Background: an optimization exercise with open tools, aiming at small area and a short achievable clock period. Do not read the settings as production practice.
At most, simulation tests tie the RTL to the original design; equivalence was not proved.
The series may have gaps, and a smaller design here may also do less where the tests do not look.
The RTL of run 2 was laid out without a check of its function.
Power and IR drop assume default switching activity.

Run 1, power grid:
The bar under the picture is 100 um long. Pins as bars on the die edge. Tap cells in gray.
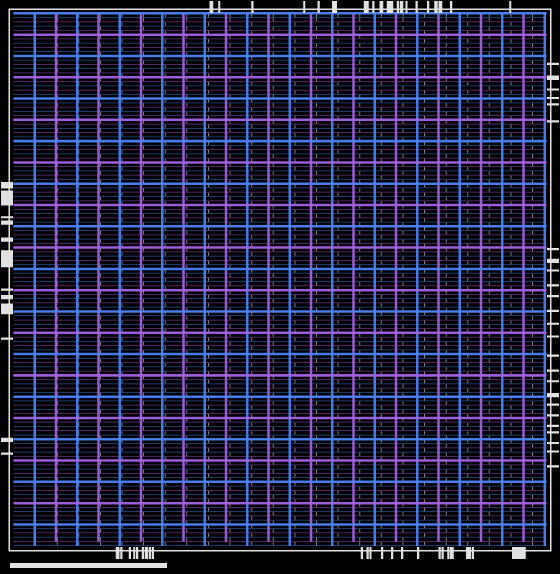
Run 1, placement by cell class:
The bar under the picture is 100 um long.
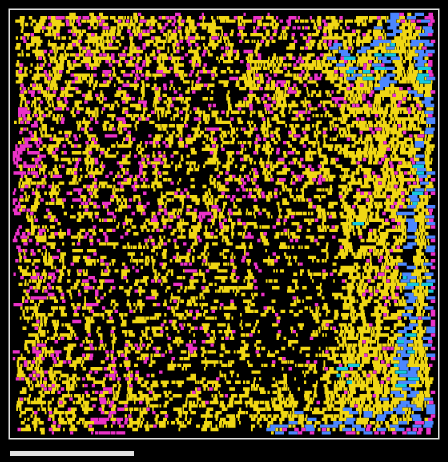
Run 1, routed clock nets over the placement:
The bar under the picture is 100 um long.
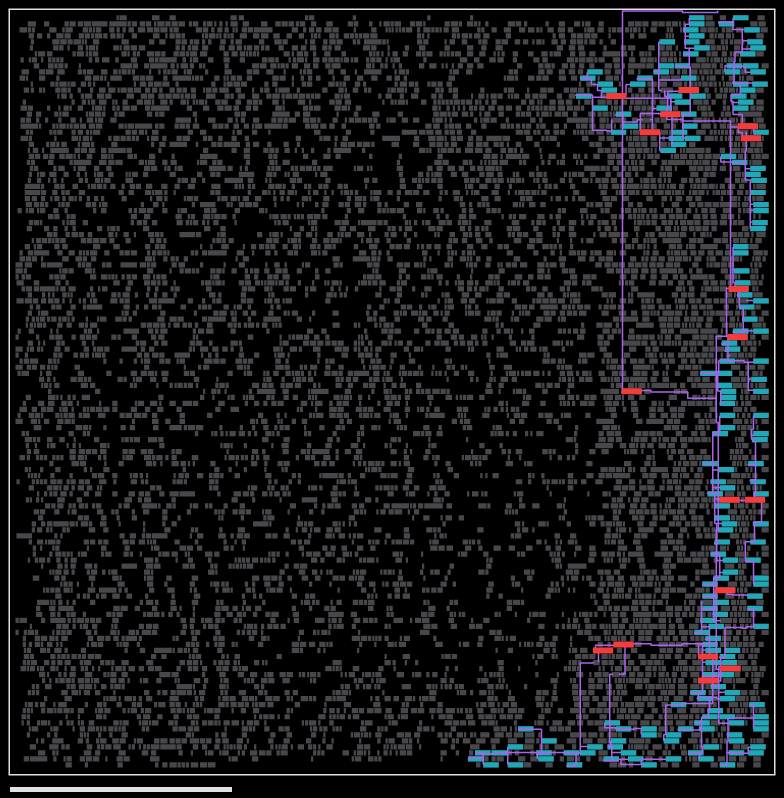
$ cat design/flow/run.sh
#!/bin/bash
# synth_recipe.tcl (not shown) runs the flow's synth.tcl, then flattens the netlist and writes it again
# the make line also repeats each setting of config.mk as NAME=value (left out here)
make -C /OpenROAD-flow-scripts/flow DESIGN_CONFIG=/design/flow/config.mk WORK_HOME=/design/flow/orfs CLKGATE_MAP_FILE= SYNTH_SCRIPT=/design/flow/synth_recipe.tcl finish
$ cat design/flow/config.mk
export PLATFORM = sky130hd
export DESIGN_NAME = Booth
export DESIGN_NICKNAME = Booth
export VERILOG_FILES = /design/flow/design.v
export SDC_FILE = /design/flow/constraint.sdc
export NUM_CORES = 4
export LEC_CHECK = 0
export CAP_MARGIN = 20
export CORE_MARGIN = 2
export CORE_UTILIZATION = 40
export SLEW_MARGIN = 20
$ cat design/flow/design.v
module CSA (
    input  signed [63:0] A, B, C,
    output signed [63:0] Sum, Carry
);  
    genvar i;
    generate
        for (i = 0; i < 64; i = i + 1) begin : CSA_LOOP
            assign Sum[i] = A[i] ^ B[i] ^ C[i];
            assign Carry[i] = ((A[i] ^ B[i]) & C[i]) | (!(A[i] ^ B[i]) & A[i]);
        end
    endgenerate
endmodule
module KSA(
    input  [63:0] A, B,
    input         Cin,
    output [63:0] Sum,
    output        Cout
);
    wire [63:0] G0, P0;
    assign G0 = A & B;
    assign P0 = A ^ B;
    wire [63:0] G1, P1;
    wire [63:0] G2, P2;
    wire [63:0] G3, P3;
    wire [63:0] G4, P4;
    wire [63:0] G5, P5;
    wire [63:0] G6, P6;
    assign G1[0] = G0[0];
    assign P1[0] = P0[0];
    genvar i;
    generate
        for (i = 1; i < 64; i = i + 1) begin
            assign G1[i] = G0[i] | (P0[i] & G0[i-1]);
            assign P1[i] = P0[i] & P0[i-1];
        end
    endgenerate
    assign G2[1:0] = G1[1:0];
    assign P2[1:0] = P1[1:0];
    generate
        for (i = 2; i < 64; i = i + 1) begin
            assign G2[i] = G1[i] | (P1[i] & G1[i-2]);
            assign P2[i] = P1[i] & P1[i-2];
        end
    endgenerate
    assign G3[3:0] = G2[3:0];
    assign P3[3:0] = P2[3:0];
    generate
        for (i = 4; i < 64; i = i + 1) begin
            assign G3[i] = G2[i] | (P2[i] & G2[i-4]);
            assign P3[i] = P2[i] & P2[i-4];
        end
    endgenerate
    assign G4[7:0] = G3[7:0];
    assign P4[7:0] = P3[7:0];
    generate
        for (i = 8; i < 64; i = i + 1) begin
            assign G4[i] = G3[i] | (P3[i] & G3[i-8]);
            assign P4[i] = P3[i] & P3[i-8];
        end
    endgenerate
    assign G5[15:0] = G4[15:0];
    assign P5[15:0] = P4[15:0];
    generate
        for (i = 16; i < 64; i = i + 1) begin
            assign G5[i] = G4[i] | (P4[i] & G4[i-16]);
            assign P5[i] = P4[i] & P4[i-16];
        end
    endgenerate
    assign G6[31:0] = G5[31:0];
    assign P6[31:0] = P5[31:0];
    generate
        for (i = 32; i < 64; i = i + 1) begin
             assign G6[i] = G5[i] | (P5[i] & G5[i-32]);
             assign P6[i] = P5[i] & P5[i-32];          
        end
    endgenerate
    wire [64:0] C;
    assign C[0] = Cin;
    generate
        for (i = 0; i < 64; i = i + 1) begin
            assign C[i+1] = G6[i] | (P6[i] & Cin);
        end
    endgenerate
    assign Sum  = P0 ^ C[63:0];
    assign Cout = C[64];
endmodule
module Booth #(
    parameter WIDTH = 32,
    parameter N     = WIDTH / 2    
)(
    input  CLK, RST,
    input  [WIDTH-1:0] x, y,
    output reg [2*WIDTH-1:0] p
);
    reg  [2:0] cc [0:N-1];                    
    reg  signed [WIDTH+1:0] pp  [0:N-1];      
    reg  signed [2*WIDTH-1:0] spp [0:N-1];    
    reg  signed [WIDTH:0] inv_x;              
    wire signed [2*WIDTH-1:0] prod;           
    integer kk;
    always @(*) begin
        inv_x = {~x[WIDTH-1], ~x} + 1;
        cc[0] = {y[1], y[0], 1'b0};
        for (kk = 1; kk < N; kk = kk + 1)
            cc[kk] = {y[2*kk + 1], y[2*kk], y[2*kk - 1]};
        for (kk = 0; kk < N; kk = kk + 1) begin
            case (cc[kk])
                3'b000, 3'b111: pp[kk] = 0;                       
                3'b001, 3'b010: pp[kk] = {{2{x[WIDTH-1]}}, x};    
                3'b011:         pp[kk] = {x[WIDTH-1], x, 1'b0};   
                3'b100:         pp[kk] = {inv_x, 1'b0};           
                3'b101, 3'b110: pp[kk] = {inv_x[WIDTH], inv_x};   
                default:        pp[kk] = 0;
            endcase
            spp[kk] = $signed(pp[kk]) <<< (2 * kk);
        end
    end
    wire [63:0] S0,  C0,  S1,  C1,  S2,  C2,  S3,  C3,  S4,  C4;
    wire [63:0] S5,  C5,  S6,  C6,  S7,  C7;
    wire [63:0] S8,  C8,  S9,  C9;
    wire [63:0] S10, C10, S11, C11;
    wire [63:0] S12, C12;
    wire [63:0] S13, C13;
    CSA csa1 (.A(spp[0]),  .B(spp[1]),  .C(spp[2]),  .Sum(S0),  .Carry(C0));
    CSA csa2 (.A(spp[3]),  .B(spp[4]),  .C(spp[5]),  .Sum(S1),  .Carry(C1));
    CSA csa3 (.A(spp[6]),  .B(spp[7]),  .C(spp[8]),  .Sum(S2),  .Carry(C2));
    CSA csa4 (.A(spp[9]),  .B(spp[10]), .C(spp[11]), .Sum(S3),  .Carry(C3));
    CSA csa5 (.A(spp[12]), .B(spp[13]), .C(spp[14]), .Sum(S4),  .Carry(C4));
    CSA csa6 (.A(S0),  .B({C0[62:0],1'b0}), .C(S1),  .Sum(S5),  .Carry(C5));
    CSA csa7 (.A({C1[62:0],1'b0}), .B(S2),  .C({C2[62:0],1'b0}), .Sum(S6), .Carry(C6));
    CSA csa8 (.A(S3),  .B({C3[62:0],1'b0}), .C(S4),  .Sum(S7),  .Carry(C7));
    CSA csa9  (.A(S5), .B({C5[62:0],1'b0}), .C(S6),  .Sum(S8),  .Carry(C8));
    CSA csa10 (.A({C6[62:0],1'b0}), .B(S7), .C({C7[62:0],1'b0}), .Sum(S9), .Carry(C9));
    CSA csa11 (.A(S8), .B({C8[62:0],1'b0}), .C(S9),  .Sum(S10), .Carry(C10));
    CSA csa12 (.A({C9[62:0],1'b0}), .B({C4[62:0],1'b0}), .C(spp[15]), .Sum(S11), .Carry(C11));
    CSA csa13 (.A(S10), .B({C10[62:0],1'b0}), .C(S11), .Sum(S12), .Carry(C12));
    CSA csa14 (.A(S12), .B({C12[62:0],1'b0}), .C({C11[62:0],1'b0}), .Sum(S13), .Carry(C13));
    reg signed [63:0] C13_reg, S13_reg;
    always @(posedge CLK) begin
        if (RST) begin
            C13_reg <= 0;
            S13_reg <= 0;
        end else begin
            C13_reg <= C13;
            S13_reg <= S13;
        end
    end
    KSA CPA (.A(S13_reg), .B({C13_reg[62:0],1'b0}), .Cin(1'b0), .Sum(prod));
    always @(posedge CLK) begin
        if (RST)
            p <= 0;
        else
            p <= prod;
    end
endmodule
$ cat design/flow/constraint.sdc
create_clock -name core_clock -period 7.5 [get_ports {CLK}]
set_input_delay 1.5000 -clock core_clock [delete_from_list [all_inputs] [get_ports {CLK}]]
set_output_delay 1.5000 -clock core_clock [all_outputs]
set_load 0.01 [all_outputs]
==> flow_summary.toml, run 1 <==
[synthesis]
synth_compound_gate_area_share = 0.303
area_share_of_the_largest_cell_type_after_synthesis = 0.163
dominantRegCellSynth = "sky130_fd_sc_hd__dfxtp_1"
synthSimpleGateAreaFrac = 0.171
post-synth-top-count-cell = "sky130_fd_sc_hd__xnor2_1"
postSynthCellCount = 6742
postSynthRegisterBits = 184
synth_enable_flop_cells = 0
post_synth_most_frequent_cells = "865 x sky130_fd_sc_hd__xnor2_1, 659 x sky130_fd_sc_hd__nand2_1, 635 x sky130_fd_sc_hd__nor2_1"
postSynth.asyncResetShare = 0
synthXorXnorAreaFrac = 0.241
yosys-top-cells-area = "sky130_fd_sc_hd__xnor2_1 16%, sky130_fd_sc_hd__dfxtp_1 7.9%, sky130_fd_sc_hd__maj3_1 7.2%"
ys.warnings.count = 7
sequential_to_total_area_share_from_yosys_stat = 0.0793
netlist_area_um2 = 46500
yosys.cell_types.count = 98
biggest_area_consumer_among_synthesized_cells = "sky130_fd_sc_hd__xnor2_1"
synthMuxAreaShare = 0.0317

[critical_path]
timing.reg2reg.worst_path_depth = 19
slowest_delay_ns = 0.67
crit_end = "S13_reg[49]"
timing.critical_path.from_type = "input port"
arrival_ns = 7.56
worst-path-max-fanout = 12
crit_type = "in -> reg"
cp_top_family = "simple AND/OR/NAND/NOR gates"
critical_path.slowest_cell = "sky130_fd_sc_hd__o21ai_0"
cp.required_ns = 7.82
r2r_start = "C13_reg[7]"
crit_buf_inv = 3
r2r_setup_slack_ns = 1.98
timing.critical_path.depth = 18

[global_route]
gr-usage-all-layers = 0.523
grt-ovfl-total = 0
via_count_of_the_first_global_routing_pass = 54100
grt_pass1_wl_um = 438000
maximum_number_of_pins_on_one_net_before_global_route_repair = 80
antenna_violations_before_repair = 21

[final_layout]
clock_area_frac = 0.0114
postLayoutCellArea_um2 = 56400
design.seq.count = 184
seq_area_um2 = 3680
final.fill_count = 11800
seq-cell-share = 0.0653
nNetsFinal = 7558
multi_input_cells = 5780
layout_commonest_cell = "sky130_fd_sc_hd__buf_4"
final.signal_buffer_count = 1210
most-common-layout-cells = "1047 x sky130_fd_sc_hd__buf_4, 864 x sky130_fd_sc_hd__xnor2_1, 659 x sky130_fd_sc_hd__nand2_1"
area.growth.synth_to_final_pct = 21.3
fraction_of_standard_cell_area_in_multi_input_logic = 0.707
n_antenna_cell = 14
clockBufferCount = 17
drive_gt1_frac = 0.175
signal_buffer_area_fraction = 0.171

[placed_design]
routabilityCongestion = 1.11
dp_slack_ns = -0.0255

[detailed_routing]
routed_wire_length_per_instance_um = 36.5
routed-via-count = 60300
drt_iter0_drc = 10500
vias_per_cell = 6.77

[die]
die_wd_um = 345
floorplan.tapcells = 1524
rows = 125
core_um2 = 116000
die_height_um = 345

[clock_tree]
clk_root_buffer_cell = "sky130_fd_sc_hd__clkbuf_16"
clkSinkCount = 184
cts_inserted_buffers = 17
cts-htree-levels = 4
cts-hold-fix-buffers = 0

[min_path]
hold_path.startpoint = "S13_reg[3]"
min_delay_worst_endpoint = "p[3]"
worst_hold_path.num_cells = 1

[timing]
grt_setup_unrepaired = "no"
timing.final.crit_period_ns = 7.24
final_hold_viol_count = 0
tightestPinTransition_ns = 1.27
layout_worst_path_cycle_share = 0.965

[power]
power.static_leakage_uw = 0.0227
cellPowerDensity_nw_per_um2 = 421
ir_drop_mv = 0.434

[run]
max-cap-violations = 0

[outcome]
outcome = "no timing/DRC/antenna violations"
About 'power grid':
- purple: VDD
- blue: VSS
- signal pins: 130
- met1 rails: 126
- tap cells: 1524
- met4 straps: 25

About 'placement by cell class':
- magenta: remaining buffers and delay cells (cells 1210)
- blue: sequential cells (cells 184)
- yellow: combinational and other logic (cells 5947)
- cyan: clock drivers and dummy loads (cells 32)

About 'routed clock nets over the placement':
- purple: clock wires (length 2300 um)
- cyan: flip-flops (count 184)
- red: clock drivers (count 17)
- routed clock nets: 18

==> run 1: metrics by stage <==
| stage | utilization | hold slack [ns] | power, uW | setup TNS, ns | cells |
|---|---|---|---|---|---|
| floorplan | - | 0.414 | 15500 | 0 | 6742 |
| global placement | 0.481 | 0.419 | 21900 | -0.995 | 8862 |
| detailed placement | 0.481 | 0.426 | 22300 | -0.0255 | 8864 |
| CTS | 0.487 | 0.446 | 23400 | 0 | 8896 |
| global route | 0.487 | 0.462 | 25400 | 0 | 8898 |
| finish | 0.487 | 0.443 | 23700 | 0 | 8911 |
==> run 1: where the power goes <==
part           total [uW]  leakage (uW)  switching [uW]  internal [uW]
sequential           1570       0.00152             107           1460
combinational       21200        0.0208           10900          10300
clock                 954      0.000311             463            491
total               23700        0.0227           11400          12300
==> run 1: per-layer routing <==
| metal | track usage | vias up | part of all wire |
|---|---|---|---|
| met4 | 0.319 | 10 | 0.077 |
| met1 | 0.663 | 28700 | 0.38 |
| met3 | 0.245 | 1165 | 0.16 |
| met2 | 0.710 | 5033 | 0.38 |
| li1 | - | 25400 | - |
| met5 | 0 | - | 0.00024 |
--- run 2: outline of the changes from run 1 ---
design/flow/design.v: 155 -> 2765 lines; modules unchanged: 0
  FA: new, 7 lines
  BSEL: new, 6 lines
  BSELN: new, 6 lines
  HA: new, 7 lines
  KSA: edited, 74 -> 6 lines
  Booth: edited, 69 -> 2733 lines
  removed: CSA
==> module BSELN as of run 2 <==
module BSELN (
    input  one, two, neg, a, b,
    output pp
);
    assign pp = ~(neg ^ ((one & a) | (two & b)));
endmodule
==> module HA as of run 2 <==
module HA (
    input  a, b,
    output s, co
);
    assign s  = a ^ b;
    assign co = a & b;
endmodule
==> module BSEL as of run 2 <==
module BSEL (
    input  one, two, neg, a, b,
    output pp
);
    assign pp = neg ^ ((one & a) | (two & b));
endmodule
==> module FA as of run 2 <==
module FA (
    input  a, b, c,
    output s, co
);
    assign s  = a ^ b ^ c;
    assign co = (a & b) | (a & c) | (b & c);
endmodule
==> module KSA as of run 2 <==
module KSA (
    input  [63:0] A, B,
    output [63:0] Sum
);
    assign Sum = A + B;
endmodule
--- a/design/flow/config.mk
+++ b/design/flow/config.mk
@@ -10,2 +10,4 @@
 export CORE_UTILIZATION = 40
 export SLEW_MARGIN = 20
+export SYNTH_HIERARCHICAL = 1
+export SYNTH_MINIMUM_KEEP_SIZE = 0
Run 2, routing congestion:
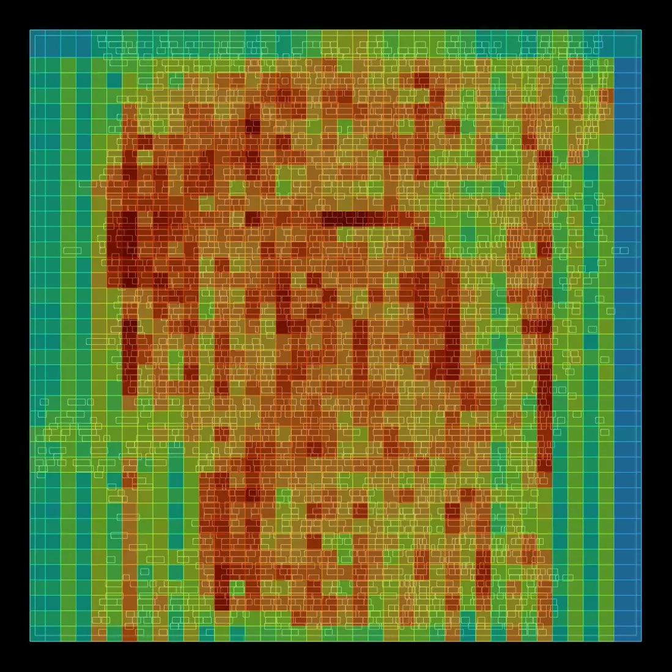
wire per inst: 28.3 um
gr usage total: 0.276

Run 2, placement by cell class:
The bar under the picture is 100 um long.
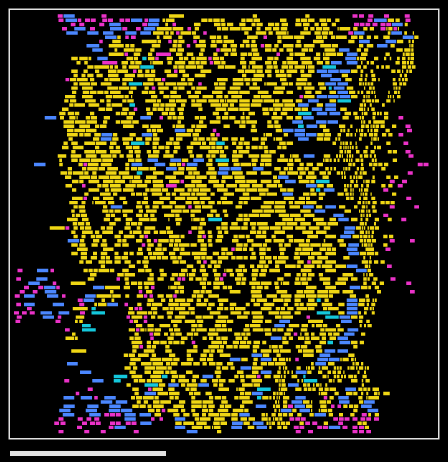
- magenta: remaining buffers and delay cells (cells 218)
- blue: sequential cells (cells 191)
- yellow: combinational and other logic (cells 2225)
- cyan: clock drivers and dummy loads (cells 32)

==> run 2 against run 1 <==
Design area fell by 41%. Die area shrank 37%. Clock-buffer cell count rose by 2. Non-clock buffer count shrank 992. Critical endpoint is now p[56].
==> flow_summary.toml, run 2 <==
[detailed_routing]
detail_route.wirelength.met1_um = 44600
detailroute.wirelength.met3_um = 8110
routed-via-count = 21900
wl_met2_um = 46700
top_signal_layer_used = "met4"
drt_iter0_drc = 1887
vias_per_cell = 6.04

[die]
floorplan.tapcells = 959
die_height_um = 275
rows = 99
core_um2 = 72700
die_wd_um = 275

[critical_path]
arrival_ns = 4.47
crit_buf_inv = 1
crit_end = "p[56]"
slowest_delay_ns = 0.55
cp_top_family = "compound AO/OA/AOI/OAI gates"
worst-path-max-fanout = 6
crit_type = "reg -> out"
cp.required_ns = 6.00
timing.critical_path.depth = 14
timing.reg2reg.worst_path_depth = 12
r2r_setup_slack_ns = 1.85

[clock_tree]
cts_inserted_buffers = 17
clkSinkCount = 191
cts-hold-fix-buffers = 0
cts_post_setup_buffers_inserted = 0

[power]
sequentialPowerShare = 0.119
internal-power_uw = 8590
ir_drop_mv = 0.434
pwr.group.sequential_uw = 2000
power_switching_share = 0.488
cellPowerDensity_nw_per_um2 = 501
power_frac_comb = 0.824
clock_power_share = 0.056
post-layout-total-power_uw = 16800
power_top_consumer = "combinational logic"
switching_power_uw = 8180
powerComb_uw = 13800
power.static_leakage_uw = 0.0113
clk-power_uw = 945

[final_layout]
layout_commonest_cell = "sky130_fd_sc_hd__xnor2_1"
n_antenna_cell = 0
clock_area_frac = 0.0174
final-instance-count-excl-fill = 3625
most-common-layout-cells = "550 x sky130_fd_sc_hd__xnor2_1, 528 x sky130_fd_sc_hd__a22oi_2, 435 x sky130_fd_sc_hd__fa_1"
signal_buffer_area_fraction = 0.0601
design.seq.count = 191
multi_input_cells = 2196
area.growth.synth_to_final_pct = 14.4
seq-cell-share = 0.116
seq_area_um2 = 3890
final.signal_buffer_count = 218
clockBufferCount = 19
fraction_of_standard_cell_area_in_multi_input_logic = 0.767
nNetsFinal = 3278
drive_gt1_frac = 0.302

[synthesis]
ys.warnings.count = 7
synth_enable_flop_cells = 0
postSynthCellCount = 2429
sequential_to_total_area_share_from_yosys_stat = 0.131
area_share_of_the_largest_cell_type_after_synthesis = 0.298
yosys-top-cells-area = "sky130_fd_sc_hd__fa_1 30%, sky130_fd_sc_hd__a22oi_2 23%, sky130_fd_sc_hd__xnor2_1 16%"
postSynthRegisterBits = 191
yosys.cell_types.count = 58
netlist_area_um2 = 29300
post_synth_most_frequent_cells = "550 x sky130_fd_sc_hd__xnor2_1, 528 x sky130_fd_sc_hd__a22oi_2, 435 x sky130_fd_sc_hd__fa_1"
post-synth-top-count-cell = "sky130_fd_sc_hd__xnor2_1"

[timing]
finalSetupTns_ns = 0
timing.final.crit_period_ns = 5.97
drv_slew = 0
final_hold_viol_count = 0
tightestPinTransition_ns = 1.23
fin_worst_hold_slack_ns = 0.697
grt_setup_unrepaired = "no"

[min_path]
worst_hold_path.num_cells = 1
hold_path.startpoint = "yr[1]"

[global_route]
gr-max-usage-layer = "met2"
globalRouteMet2Util = 0.429
maximum_number_of_pins_on_one_net_before_global_route_repair = 59
via_count_of_the_first_global_routing_pass = 23500
grt.met3_usage = 0.0507
grt_pass1_wl_um = 155000
grt-ovfl-total = 0
antenna_violations_before_repair = 1

[placed_design]
dp_slack_ns = 1.96
routabilityCongestion = 0.912
cell_count_post_placement = 3591

[run]
max-cap-violations = 0

[outcome]
outcome = "no timing/DRC/antenna violations"
[run 2: cell count changes after synthesis, moves of 120 or more]
cell / previous run / this run
sky130_fd_sc_hd__a21oi_1: 533 / 74
sky130_fd_sc_hd__a22oi_2: 0 / 528
sky130_fd_sc_hd__clkbuf_1: 458 / 21
sky130_fd_sc_hd__fa_1: 3 / 435
sky130_fd_sc_hd__inv_1: 151 / 29
sky130_fd_sc_hd__maj3_1: 333 / 0
sky130_fd_sc_hd__mux2i_1: 120 / 0
sky130_fd_sc_hd__nand2_1: 659 / 55
sky130_fd_sc_hd__nor2_1: 635 / 33
sky130_fd_sc_hd__o21ai_0: 595 / 48
sky130_fd_sc_hd__o22ai_1: 132 / 0
sky130_fd_sc_hd__xnor2_1: 865 / 550
sky130_fd_sc_hd__xor2_1: 263 / 53
[run 2: logic make-up after synthesis]
family,count (synthesis),share of synthesized area
simple gates,257,0.0532
flops,191,0.131
other cells,1,0.000128
fa+ha+maj,559,0.351
buf+inv,60,0.00987
xor+xnor,603,0.180
compound gates,758,0.275
[run 2: Yosys stat by module, one instance, submodules excluded]
module  cells  flip-flops and latches
BSEL        2                       0
BSELN       2                       0
Booth     341                     191
FA          1                       0
HA          1                       0
KSA       537                       0

separate check: timing with driven ports:
The results above use ideal ports. As a check the final layouts listed here were re-extracted and re-timed, cells and wires unchanged. Step 1, drivers: a clkbuf_16 drives CLK and a buf_2 each remaining input, both assumed. Step 2 moves the port delays by t, midway between the first and last clock arrival at a register: inputs arrive t later, outputs are due t later. That takes back most of the time a late clock gives input paths. Slacks: ideal / step 1 / step 2; pairs: ideal / step 1.
run	shift t [ns]	setup WS [ns]	hold slack, ns	worst setup path at the end	latest minus earliest clock arrival (ns)
run 1	0.526	0.263 / 0.300 / -0.226	0.443 / 0.443 / 0.443	input to register	0.016 / 0.017
run 2	0.560	1.530 / 1.464 / 1.853	0.697 / 0.697 / 0.697	register to register	0.016 / 0.016
Met with ideal ports but missed after step 2: setup timing in run 1. The setup slack of run 1, which loses most, moves by +0.037 ns with the drivers and by -0.489 ns with both steps.
